Context: an optimization exercise on an open-source flow, tuned for small area, a short achievable clock period and few clock cycles. The choices shown serve that exercise and are no tape-out recipe.
Only simulation tests tie the RTL to the original design; equivalence was not proved.

Figure 1. Placed standard cells.
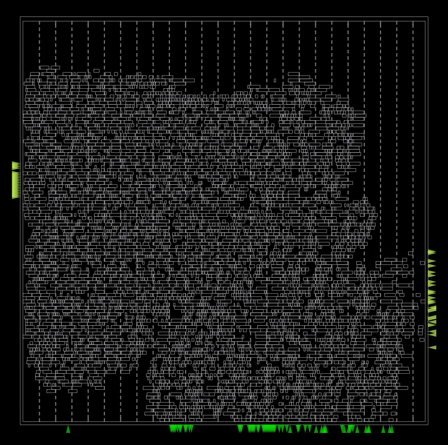
Figure 2. Nets reached from selected ports.
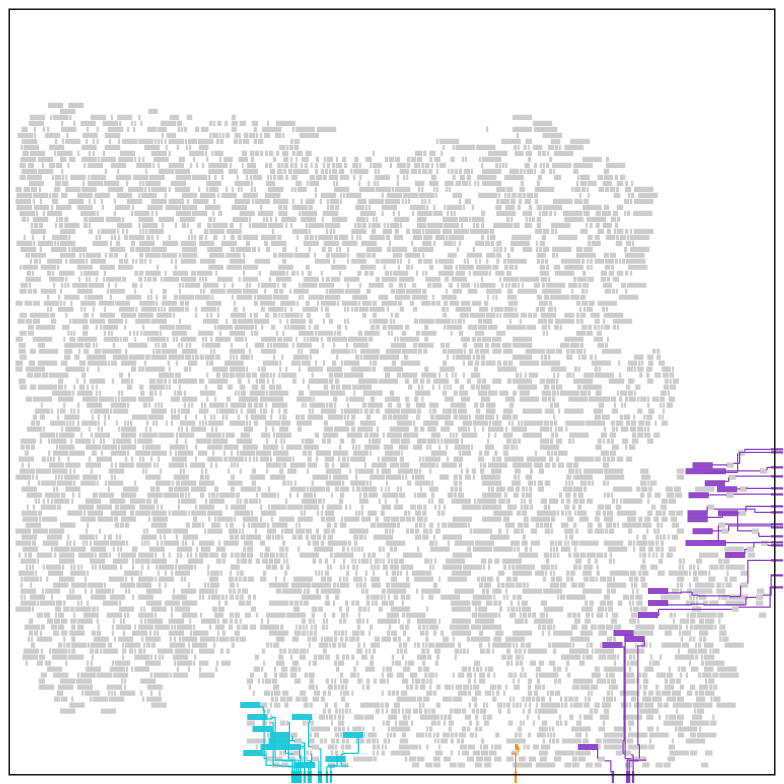
Figure 3. Routed metal, one color a layer.
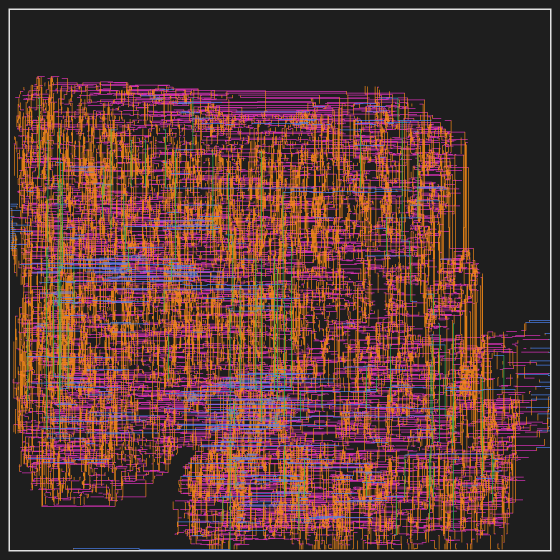
Figure 4. Cells by drive strength.
Bar = 100 um.
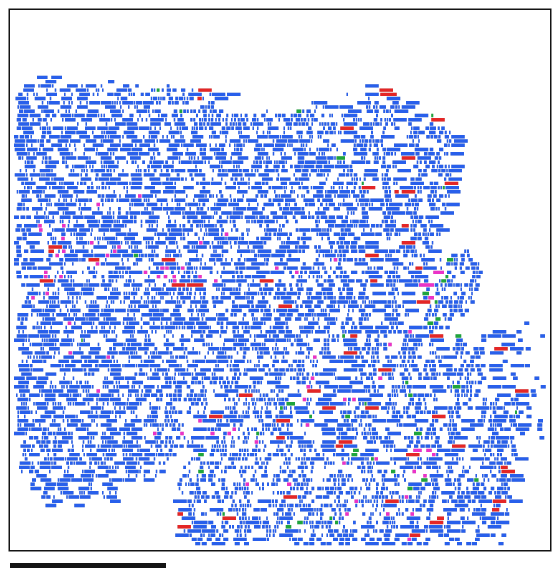
<file path="run.sh">
#!/bin/bash
# synth_recipe.tcl (not shown) runs the flow's synth.tcl, then flattens the netlist and writes it again
# the make line also repeats each setting of config.mk as NAME=value (left out here)
make -C /OpenROAD-flow-scripts/flow DESIGN_CONFIG=/design/flow/config.mk WORK_HOME=/design/flow/orfs CLKGATE_MAP_FILE= SYNTH_SCRIPT=/design/flow/synth_recipe.tcl finish
</file>
<file path="config.mk">
export PLATFORM = sky130hd
export DESIGN_NAME = CONV
export DESIGN_NICKNAME = CONV
export VERILOG_FILES = /design/flow/design.v
export SDC_FILE = /design/flow/constraint.sdc
export NUM_CORES = 4
export LEC_CHECK = 0
export CAP_MARGIN = 20
export CORE_MARGIN = 2
export CORE_UTILIZATION = 40
export SLEW_MARGIN = 20
</file>
<file path="constraint.sdc">
create_clock -name core_clock -period 9.0 [get_ports {clk}]
set_input_delay 1.8000 -clock core_clock [delete_from_list [all_inputs] [get_ports {clk}]]
set_output_delay 1.8000 -clock core_clock [all_outputs]
set_load 0.01 [all_outputs]
</file>
<file path="design.v">
`timescale 1ns/10ps
module  CONV(
	input			clk, 
	input			reset, 
	output reg		busy,	
	input			ready,				
	output reg[11:0]	iaddr,
	input signed[19:0]		idata,	
	output reg 	 	cwr,
	output reg[11:0] 	caddr_wr,
	output reg[19:0] 	cdata_wr,	
	output reg	 	crd,
	output reg[11:0]	caddr_rd,
	input	[19:0]		cdata_rd,
	output reg[2:0] 	csel
	);
reg [2:0]cur_state;
reg [2:0]nx_state;
reg [2:0]pre_state;
reg [2:0]mem_cur_state;
reg [2:0]mem_nx_state;
reg signed[39:0] conv_data0;
reg signed[39:0] conv_data1;
reg [5:0]x;
reg [5:0]y;
reg signed[19:0]conv_check;
reg [3:0]ary;
reg signed[39:0]k0;
reg signed[39:0]k1;
reg [3:0]mcount;
reg signed[19:0]max0;
reg signed[19:0]max1;
reg signed[19:0]kernel0;
reg signed[19:0]kernel1;
wire signed[19:0]conv_out0;
wire signed[19:0]conv_out1;
wire signed[39:0]bias00;
wire signed[39:0]bias11;
parameter STATE_IDLE = 3'd0;
parameter STATE_conv = 3'd1;
parameter STATE_l0mem = 3'd2;
parameter STATE_l1mem = 3'd3;
parameter STATE_l2mem = 3'd4;
parameter STATE_maxp = 3'd5;
parameter STATE_finish = 3'd6;
parameter STATE_mem_IDLE = 3'd0;
parameter STATE_l0mem0 = 3'd1;
parameter STATE_l0mem1 = 3'd2;
parameter STATE_l1mem0 = 3'd3;
parameter STATE_l1mem1 = 3'd4;
parameter STATE_l2mem0 = 3'd5;
parameter STATE_l2mem0_1 = 3'd6;
parameter bias0 = 20'h01310;
parameter bias1 = 20'hF7295;
parameter kernel0_0 = 20'h0A89E;
parameter kernel0_1 = 20'h092D5;
parameter kernel0_2 = 20'h06D43;
parameter kernel0_3 = 20'h01004;
parameter kernel0_4 = 20'hF8F71;
parameter kernel0_5 = 20'hF6E54;
parameter kernel0_6 = 20'hFA6D7;
parameter kernel0_7 = 20'hFC834;
parameter kernel0_8 = 20'hFAC19;
parameter kernel1_0 = 20'hFDB55;
parameter kernel1_1 = 20'h02992;
parameter kernel1_2 = 20'hFC994;
parameter kernel1_3 = 20'h050FD;
parameter kernel1_4 = 20'h02F20;
parameter kernel1_5 = 20'h0202D;
parameter kernel1_6 = 20'h03BD7;
parameter kernel1_7 = 20'hFD369;
parameter kernel1_8 = 20'h05E68;
always @(posedge clk or posedge reset)begin
    if(reset)begin
        cur_state <= STATE_IDLE;
    end
    else begin
        cur_state <= nx_state;
    end
end
always @(*)begin
    nx_state = STATE_IDLE;
    case(cur_state)
    STATE_IDLE: nx_state = (ready)? STATE_IDLE : STATE_conv;
    STATE_conv: nx_state = (ary == 11)? STATE_l0mem : STATE_conv;
    STATE_l0mem: begin
        if(mem_cur_state == STATE_l0mem1)begin
            if(x == 63 && y == 63) begin
                nx_state = STATE_maxp;
            end
            else begin
                nx_state = STATE_conv;
            end
        end
        else begin
            nx_state = STATE_l0mem;
        end
    end
    STATE_l1mem: nx_state = (mem_cur_state == STATE_l1mem1)? STATE_l2mem : STATE_l1mem;
    STATE_l2mem: begin
        if(mem_cur_state == STATE_l2mem0_1)begin
            if(x == 62 && y == 62)begin
                nx_state = STATE_finish;
            end
            else begin
                nx_state = STATE_maxp;
            end
        end
        else begin
            nx_state = STATE_l2mem;
        end
    end
    STATE_maxp: nx_state = (mcount == 8)? STATE_l1mem : STATE_maxp;
    STATE_finish: nx_state = STATE_finish;
    endcase
end
always @(posedge clk or posedge reset) begin
    if(reset)begin
        pre_state <= STATE_IDLE;
    end
    else if(cur_state != nx_state)begin
        pre_state <= cur_state;
    end
    else begin
        pre_state <= pre_state;
    end
end
always @(posedge clk or posedge reset)begin
    if(reset)begin
        mem_cur_state <= STATE_IDLE;
    end
    else begin
        mem_cur_state <= mem_nx_state;
    end
end
always @(*)begin
    case(cur_state)
    STATE_l0mem: mem_nx_state = (mem_cur_state == STATE_l0mem0)? STATE_l0mem1 : STATE_l0mem0;
    STATE_l1mem: mem_nx_state = (mem_cur_state == STATE_l1mem1)? STATE_l2mem0 : STATE_l1mem1;
    STATE_l2mem: mem_nx_state = (mem_cur_state == STATE_l2mem0)? STATE_l2mem0_1 : STATE_l0mem0;
    STATE_maxp: begin
        if(mcount == 8)begin
            mem_nx_state = STATE_l1mem0;
        end
        else begin
            mem_nx_state = (mem_cur_state == STATE_l0mem1)? STATE_l0mem0 : STATE_l0mem1;
        end
    end
    default mem_nx_state = STATE_mem_IDLE;
    endcase
end
always @(posedge clk or posedge reset)begin
    if(reset)begin
        busy <= 0;
    end
    else if(cur_state == STATE_IDLE)begin
        busy <= 1;
    end
    else if(cur_state == STATE_finish)begin
        busy <= 0;
    end
    else begin
        busy <= busy;
    end 
end 
always @(*)begin
    case(cur_state)
        STATE_l0mem: csel = (mem_cur_state == STATE_l0mem1)? 3'b010 : 3'b001;
        STATE_l1mem: csel = (mem_cur_state == STATE_l1mem1)? 3'b100 : 3'b011;
        STATE_l2mem: csel = 3'b101;
        STATE_maxp: csel = (mem_cur_state == STATE_l0mem0)? 3'b001 : 3'b010;
        default: csel = 3'b000;
    endcase
end
always @(*)begin
    if(cur_state == STATE_maxp)begin
        case (mcount)
        0: caddr_rd = 64 * y + x;
        1: caddr_rd = 64 * y + x;
        2: caddr_rd = 64 * y + x + 1;
        3: caddr_rd = 64 * y + x + 1;
        4: caddr_rd = 64 * y + x + 64;
        5: caddr_rd = 64 * y + x + 64;
        6: caddr_rd = 64 * y + x + 65;
        7: caddr_rd = 64 * y + x + 65;
        default: caddr_rd = 0;
        endcase
    end
    else begin
        caddr_rd = 0;
    end
end
always @(*)begin
    case(cur_state)
    STATE_l0mem: caddr_wr = y * 64 + x;
    STATE_l1mem: caddr_wr = y * 16 + x / 2; 
    STATE_l2mem: caddr_wr = (mem_cur_state == STATE_l2mem0)? y * 32 + x : y * 32 + x + 1;
    default: caddr_wr = 0;
    endcase
end
always @(posedge clk or posedge reset)begin
    if(reset)begin
        cdata_wr <= 'd0;
    end
    else if(cur_state == STATE_l0mem)begin
        if(mem_cur_state == STATE_l0mem0)begin
            cdata_wr <= (conv_out1 > 0)? conv_out1 : 'd0;
        end
        else begin
            cdata_wr <= (conv_out0 > 0)? conv_out0 : 'd0;
        end
    end
    else if(mcount == 8)begin
        cdata_wr <= max0;
    end
    else if(cur_state == STATE_l1mem)begin
        cdata_wr <= (mem_cur_state == STATE_l1mem0)? max1 : max0;
    end
    else if(cur_state == STATE_l2mem)begin
        cdata_wr <= (mem_cur_state == STATE_l2mem0)? max1 : 'd0;
    end
    else begin
        cdata_wr <= 'd0;
    end
end
always @(*) begin
    if(cur_state == STATE_maxp)begin
        crd = 1;
    end
    else begin
        crd = 0;
    end
end
always @(*) begin
    if(cur_state == STATE_l1mem || cur_state == STATE_l2mem)begin
        cwr = 1;
    end
    else if(mem_cur_state != STATE_mem_IDLE && cur_state == STATE_l0mem)begin
        cwr = 1;
    end
    else begin
        cwr = 0;
    end
end
always @(posedge clk or posedge reset)begin
    if(reset)begin
        conv_data0 <= 'd0;
    end
    else if(cur_state == STATE_conv)begin
        if(ary == 0)begin
            conv_data0 <= 'd0;
        end
        else if(2 < ary && ary < 12)begin
            conv_data0 <= conv_data0 + k0;
        end
        else begin
            conv_data0 <= conv_data0;
        end
    end
    else begin
        conv_data0 <= conv_data0;
    end
end
always @(posedge clk or posedge reset)begin
    if(reset)begin
        conv_data1 <= 'd0;
    end
    else if(cur_state == STATE_conv)begin
        if(ary == 0)begin
            conv_data1 <= 'd0;
        end
        else if(2 < ary && ary < 12)begin
            conv_data1 <= conv_data1 + k1;
        end
        else begin
            conv_data1 <= conv_data1;
        end
    end
    else begin
        conv_data1 <= conv_data1;
    end
end
always @(posedge clk or posedge reset) begin
    if(reset)begin
        ary <= 0;
    end
    else if(cur_state == STATE_conv)begin
        if(ary == 12)begin
            ary <= 0;
        end
        else begin
            ary <= ary + 1;
        end
    end
    else begin
        ary <= ary;
    end
end
always @(posedge clk or posedge reset) begin
    if(reset)begin
        iaddr <= 0;
    end
    else if(cur_state == STATE_conv)begin
        case (ary)
            0: iaddr <= (x == 0 || y == 0)? iaddr : ((y - 1) * 64 + x - 1);
            1: iaddr <= (y == 0)? iaddr : ((y - 1) * 64 + x);
            2: iaddr <= (x == 63 || y == 0)? iaddr : ((y - 1) * 64 + x + 1);
            3: iaddr <= (x == 0)? iaddr : (y * 64 + x - 1);
            4: iaddr <= (y * 64 + x);
            5: iaddr <= (x == 63)? iaddr : (y * 64 + x + 1);
            6: iaddr <= (x == 0 || y == 63)? iaddr : ((y + 1) * 64 + x - 1);
            7: iaddr <= (y == 63)? iaddr : ((y + 1) * 64 + x);
            8: iaddr <= (x == 63 || y == 63)? iaddr : ((y + 1) * 64 + x + 1);
            default: iaddr <= iaddr;
        endcase
    end
    else begin
        iaddr <= 0;
    end
end
always @(posedge clk or posedge reset) begin
    if(reset)begin
        conv_check <= 0;
    end
    else if(cur_state == STATE_conv)begin
            case (ary)
                1: conv_check <= (x == 0 || y == 0)? 0 : idata;
                2: conv_check <= (y == 0)? 0 : idata;
                3: conv_check <= (x == 63 || y == 0)? 0 : idata;
                4: conv_check <= (x == 0)? 0 : idata;
                5: conv_check <= idata;
                6: conv_check <= (x == 63)? 0 : idata;
                7: conv_check <= (x == 0 || y == 63)? 0 : idata;
                8: conv_check <= (y == 63)? 0 : idata;
                9: conv_check <= (x == 63 || y == 63)? 0 : idata;
                default: conv_check <= conv_check;
            endcase
    end
    else begin
        conv_check <= 0;
    end
end
always @(posedge clk or posedge reset) begin
    if(reset)begin
        k0 <= 'd0;
    end
    else if(cur_state == STATE_conv)begin
        if(1 < ary && ary < 11)begin
            k0 <= conv_check * kernel0;
        end
        else begin
            k0 <= 'd0;
        end
    end
    else begin
        k0 <= 'd0;
    end
end
always @(posedge clk or posedge reset) begin
    if(reset)begin
        k1 <= 'd0;
    end
    else if(cur_state == STATE_conv)begin
        if(1 < ary && ary < 11)begin
            k1 <= conv_check * kernel1;
        end
        else begin
            k1 <= 'd0;
        end
    end
    else begin
        k1 <= 'd0;
    end
end
always @(posedge clk or posedge reset) begin
    if(reset)begin
        kernel0 <= 'd0;
    end
    else if(cur_state == STATE_conv)begin
        case (ary)
            1: kernel0 <= (kernel0_0);
            2: kernel0 <= (kernel0_1);
            3: kernel0 <= (kernel0_2);
            4: kernel0 <= (kernel0_3);
            5: kernel0 <= (kernel0_4);
            6: kernel0 <= (kernel0_5);
            7: kernel0 <= (kernel0_6);
            8: kernel0 <= (kernel0_7);
            9: kernel0 <= (kernel0_8);
            default: kernel0 <= 'd0;
        endcase
    end
    else begin
        kernel0 <= 'd0;
    end
end
always @(posedge clk or posedge reset) begin
    if(reset)begin
        kernel1 <= 'd0;
    end
    else if(cur_state == STATE_conv)begin
        case (ary)
            1: kernel1 <= (kernel1_0);
            2: kernel1 <= (kernel1_1);
            3: kernel1 <= (kernel1_2);
            4: kernel1 <= (kernel1_3);
            5: kernel1 <= (kernel1_4);
            6: kernel1 <= (kernel1_5);
            7: kernel1 <= (kernel1_6);
            8: kernel1 <= (kernel1_7);
            9: kernel1 <= (kernel1_8);
            default: kernel1 <= 'd0;
        endcase
    end
    else begin
        kernel1 <= 'd0;
    end
end
assign bias00 = conv_data0 + {4'b0,bias0,16'b0};
assign bias11 = conv_data1 + {4'b0,bias1,16'b0};
assign conv_out0 = ( bias00[15] )? bias00[35:16] + 1: bias00[35:16];
assign conv_out1 = ( bias11[15] )? bias11[35:16] + 1: bias11[35:16];
always @(posedge clk or posedge reset) begin
    if(reset)begin
        mcount <= 0;
    end
    else if(cur_state == STATE_maxp)begin
        mcount <= mcount + 1;
    end
    else if(mem_cur_state == STATE_l2mem0_1)begin
        mcount <= 0;
    end
    else begin
        mcount <= mcount;
    end
end
always @(posedge clk or posedge reset)begin
    if(reset)begin
        max0 <= 'd0;
    end
    else if(cur_state == STATE_maxp)begin
        if(max0 < cdata_rd && mem_cur_state == STATE_l0mem0 && mcount != 8)begin
            max0 <= cdata_rd;
        end
        else begin
            max0 <= max0;
        end
    end
    else if(mem_cur_state == STATE_l2mem0)begin
        max0 <= 'd0;
    end
    else begin
        max0 <= max0;
    end
end
always @(posedge clk or posedge reset)begin
    if(reset)begin
        max1 <= 'd0;
    end
    else if(cur_state == STATE_maxp)begin
        if(!mcount)begin
            max1 <= 0;
        end
        else if(max1 < cdata_rd && mem_cur_state == STATE_l0mem1)begin
            max1 <= cdata_rd;
        end
        else begin
            max1 <= max1;
        end
    end
    else begin
        max1 <= max1;
    end
end
always @(posedge clk or posedge reset)begin
    if(reset)begin
        x <= 0;
    end
    else if(cur_state == STATE_maxp && pre_state == STATE_l0mem)begin
        x <= 0;
    end
    else if(mem_cur_state == STATE_l2mem0_1)begin
        if(x == 62)begin
            x <= 0;
        end
        else begin
            x <= x + 2;
        end
    end
    else if(pre_state == STATE_conv && mem_cur_state == STATE_l0mem1)begin
        if(x == 63)begin
            x <= 0;
        end
        else begin
            x <= x + 1;
        end
    end 
    else begin
        x <= x;
    end
end
always @(posedge clk or posedge reset)begin
    if(reset)begin
        y <= 0;
    end
    else if(cur_state == STATE_maxp && pre_state == STATE_l0mem)begin
        y <= 0;
    end
    else if(mem_cur_state == STATE_l2mem0_1)begin
        if(x == 62)begin
            y <= y + 2;
        end
        else begin
            y <= y;
        end
    end
    else if(pre_state == STATE_conv && mem_cur_state == STATE_l0mem1)begin
        if(x == 63)begin
            if(y == 63)begin
                y <= 0;
            end
            else begin
                y <= y + 1;
            end
        end
        else begin
            y <= y;
        end
    end
    else begin
        y <= y;
    end
end
endmodule
</file>
==> run notes <==
* Status: timing/DRC/antenna clean
* Root Buffer Master: clkbuf_16
* Worst EP arrival at 8590 ps
* Ports at between 100 and 150
* Multi-input gate area at about 35000 um^2
* Pins Over Slew Limit at 0
* FF-to-FF setup slack at between 800 and 900 ps
* Final period util at roughly nine tenths
* Global route hottest layer: met2
* Hold Vio Cnt, Final at 0
* Synth Cell Area at around 47000 um^2
* Clock Skew at about 34 ps
* Synth top area share at around 32%
* Number of global-route vias before repair at roughly 37000
* Buffer share of cell area at 3.02%
* Filler Cells Inserted at 11414
* Seq Cell Count at ~300
* CTS H-tree lvls at 2
* Routed met3 length at between 6000 and 7000 um
* Sequential share of the synthesized area at roughly 16%
* Signal inverters at 942
* Number of clock buffers in the layout at approximately 50
* Multi-input gate share of total cell area at just under 70%
* # resized after CTS at 0
* Area of the die at 120000 um^2
* Reg2reg path depth at 24
* Largest net degree at the start of global routing at slightly above 90
* Critical Path Sink Type: flip-flop
* Unrepaired setup endpoints after global routing: false
* Count of hold-fix buffers inserted at cts at 0
* Post-CTS Setup Inserts at 0
* ClkCell Share at roughly 2.5%
* CP Data Required Time at roughly 9500 ps
* Post-synth top flop: dfrtp_1
* Clock Path Buffers at 3
* Clk latency of the worst-skew pair at 610 ps
* Synth top cells by count: inv_1, fa_1, nand2_1
* Placer congestion estimate at around 0.92
* Met2 WL at roughly 60000 um
* Iter 0 DRT Violations at between 2000 and 3000
* ANT nets after route at 0
* Syn avg cell area at between 8 and 9 um^2
* Crit path max fanout at 18
* WL met1 at about 57000 um
* Gate count of the mapped netlist at ~5200
* Hold crit path type: reg2reg
* Layout area overhead at 8.04%
* Commonest non-fill, non-tap cell in the layout: inv_1
* Pre-antenna DRT Iters at 6
* Hold path endpoint: conv_data0[11]
* Critical Path End: k0[34]
* Diode count at 1
* Die X at approximately 350 um
* Total Nets Final at roughly 6400
* Met3 Use GR at ~2.7%
* Setup ws final at 879 ps
* FF/Latch Area at approximately 7400 um^2
* Largest cell class: multi-input gates
* Number of CTS-inserted buffers at 39
* Num rows at 125
* Setup TNS Final at 0 ps
* Post-synth ARST share at 100%
* Commonest non-fill, non-tap cells in the layout: inv_1, fa_1, nand2_1, and2_1, ha_1
* Slew HR at 26.5%
* GRT met1 Usage at between 30% and 40%
* Buffers outside the clock class at around 170
* Pre-CTS setup slack at 1030 ps
Testbench counts, summed over its fixed seeds: cycles 946,200.
Notes on Figure 1 above:
Post-Layout Cell Count: 6754
tapcell count: 1524
sequential share of cell area: 14.7%

Notes on Figure 2 above:
- cyan: `iaddr` (bits 12; direction output; end cells 12; buffers 12; wire 302 um)
- purple: `cdata_wr` (bits 20; direction output; end cells 20; buffers 20; wire 728 um)
- orange: `ready` (bits 1; direction input; end cells 1; buffers 1; wire 13.9 um)

Notes on Figure 3 above:
- magenta: M1 (wire length 56.9 mm)
- blue: M3 (wire length 6700 um)
- orange: M2 (wire length 59.7 mm)
- green: M4 (wire length 3390 um)
total global-route track usage: 21.6%
final WL: 127000 um
routed vias: 35527

Notes on Figure 4 above:
- blue: x1 and smaller (cells 5058; most used inv_1)
- green: x2 (cells 43; most used or2_2)
- magenta: x3 and x4 (cells 72; most used buf_4)
- red: x6 and larger (cells 56; most used clkbuf_16)

[cell families (layout without fill, tap and decap cells)]
kind of cell / count (synthesis) / count (layout) / share of synthesized area (%)
simple gates: 1530 / 1530 / 15.7
buf+inv: 1196 / 1176 / 9.64
fa+ha+maj: 1110 / 1110 / 41.7
compound gates: 830 / 830 / 11.6
flops: 297 / 297 / 15.8
xor+xnor: 255 / 255 / 4.76
mux: 31 / 31 / 0.680
other cells: 0 / 1 / 0
[worst max-delay path, stage by stage (launching register included)]
cell      delay [ps]
dfrtp_1          910
buf_4            410
nand2_1          120
fa_1             540
fa_1             510
fa_1             510
inv_1             50
fa_1             580
fa_1             440
fa_1             490
inv_1             50
fa_1             470
inv_1             40
ha_1             350
a21o_1           210
a21o_1           170
a21oi_1          280
nand3_1          120
nor3_1           280
a211oi_1         140
o31ai_1          450
o21ai_0          260
a311oi_1         360
xor2_1           180
nor2_1            50
[through the flow]
stage	hold WS, ps	utilization [%]	area, um^2
after floorplan	447	-	46900
after global placement	462	42.5	49400
after detailed placement	474	42.5	49400
after CTS	490	43.6	50700
after global routing	517	43.6	50700
final	487	43.6	50700

[afterwards: timing with drivers on the ports]
The results above use ideal ports. As a check the final layout listed here was re-extracted and re-timed, cells and wires unchanged. Step 1 (the two cells are an assumption about what drives the block):
set clk [get_ports {clk}]
set_driving_cell -lib_cell sky130_fd_sc_hd__clkbuf_16 $clk
set_driving_cell -lib_cell sky130_fd_sc_hd__buf_2 [delete_from_list [all_inputs] $clk]
Step 2 adds t to the input delays and takes it off the output delays; t is the mean of the earliest and latest rising clock arrival at the registers after step 1. Input paths then give back, and output paths get back, about the clock's delay inside the block. a / b / c = ideal ports / drivers / drivers and shift; a / b = the first two.
t (ns): 0.662
setup WS [ns]: 0.879 / 0.879 / 0.879
worst hold slack (ns): 0.487 / 0.487 / 0.487
After both steps this run still meets setup and hold. For this run, drivers alone change the setup slack by 0.000 ns; drivers and shift together by 0.000 ns.
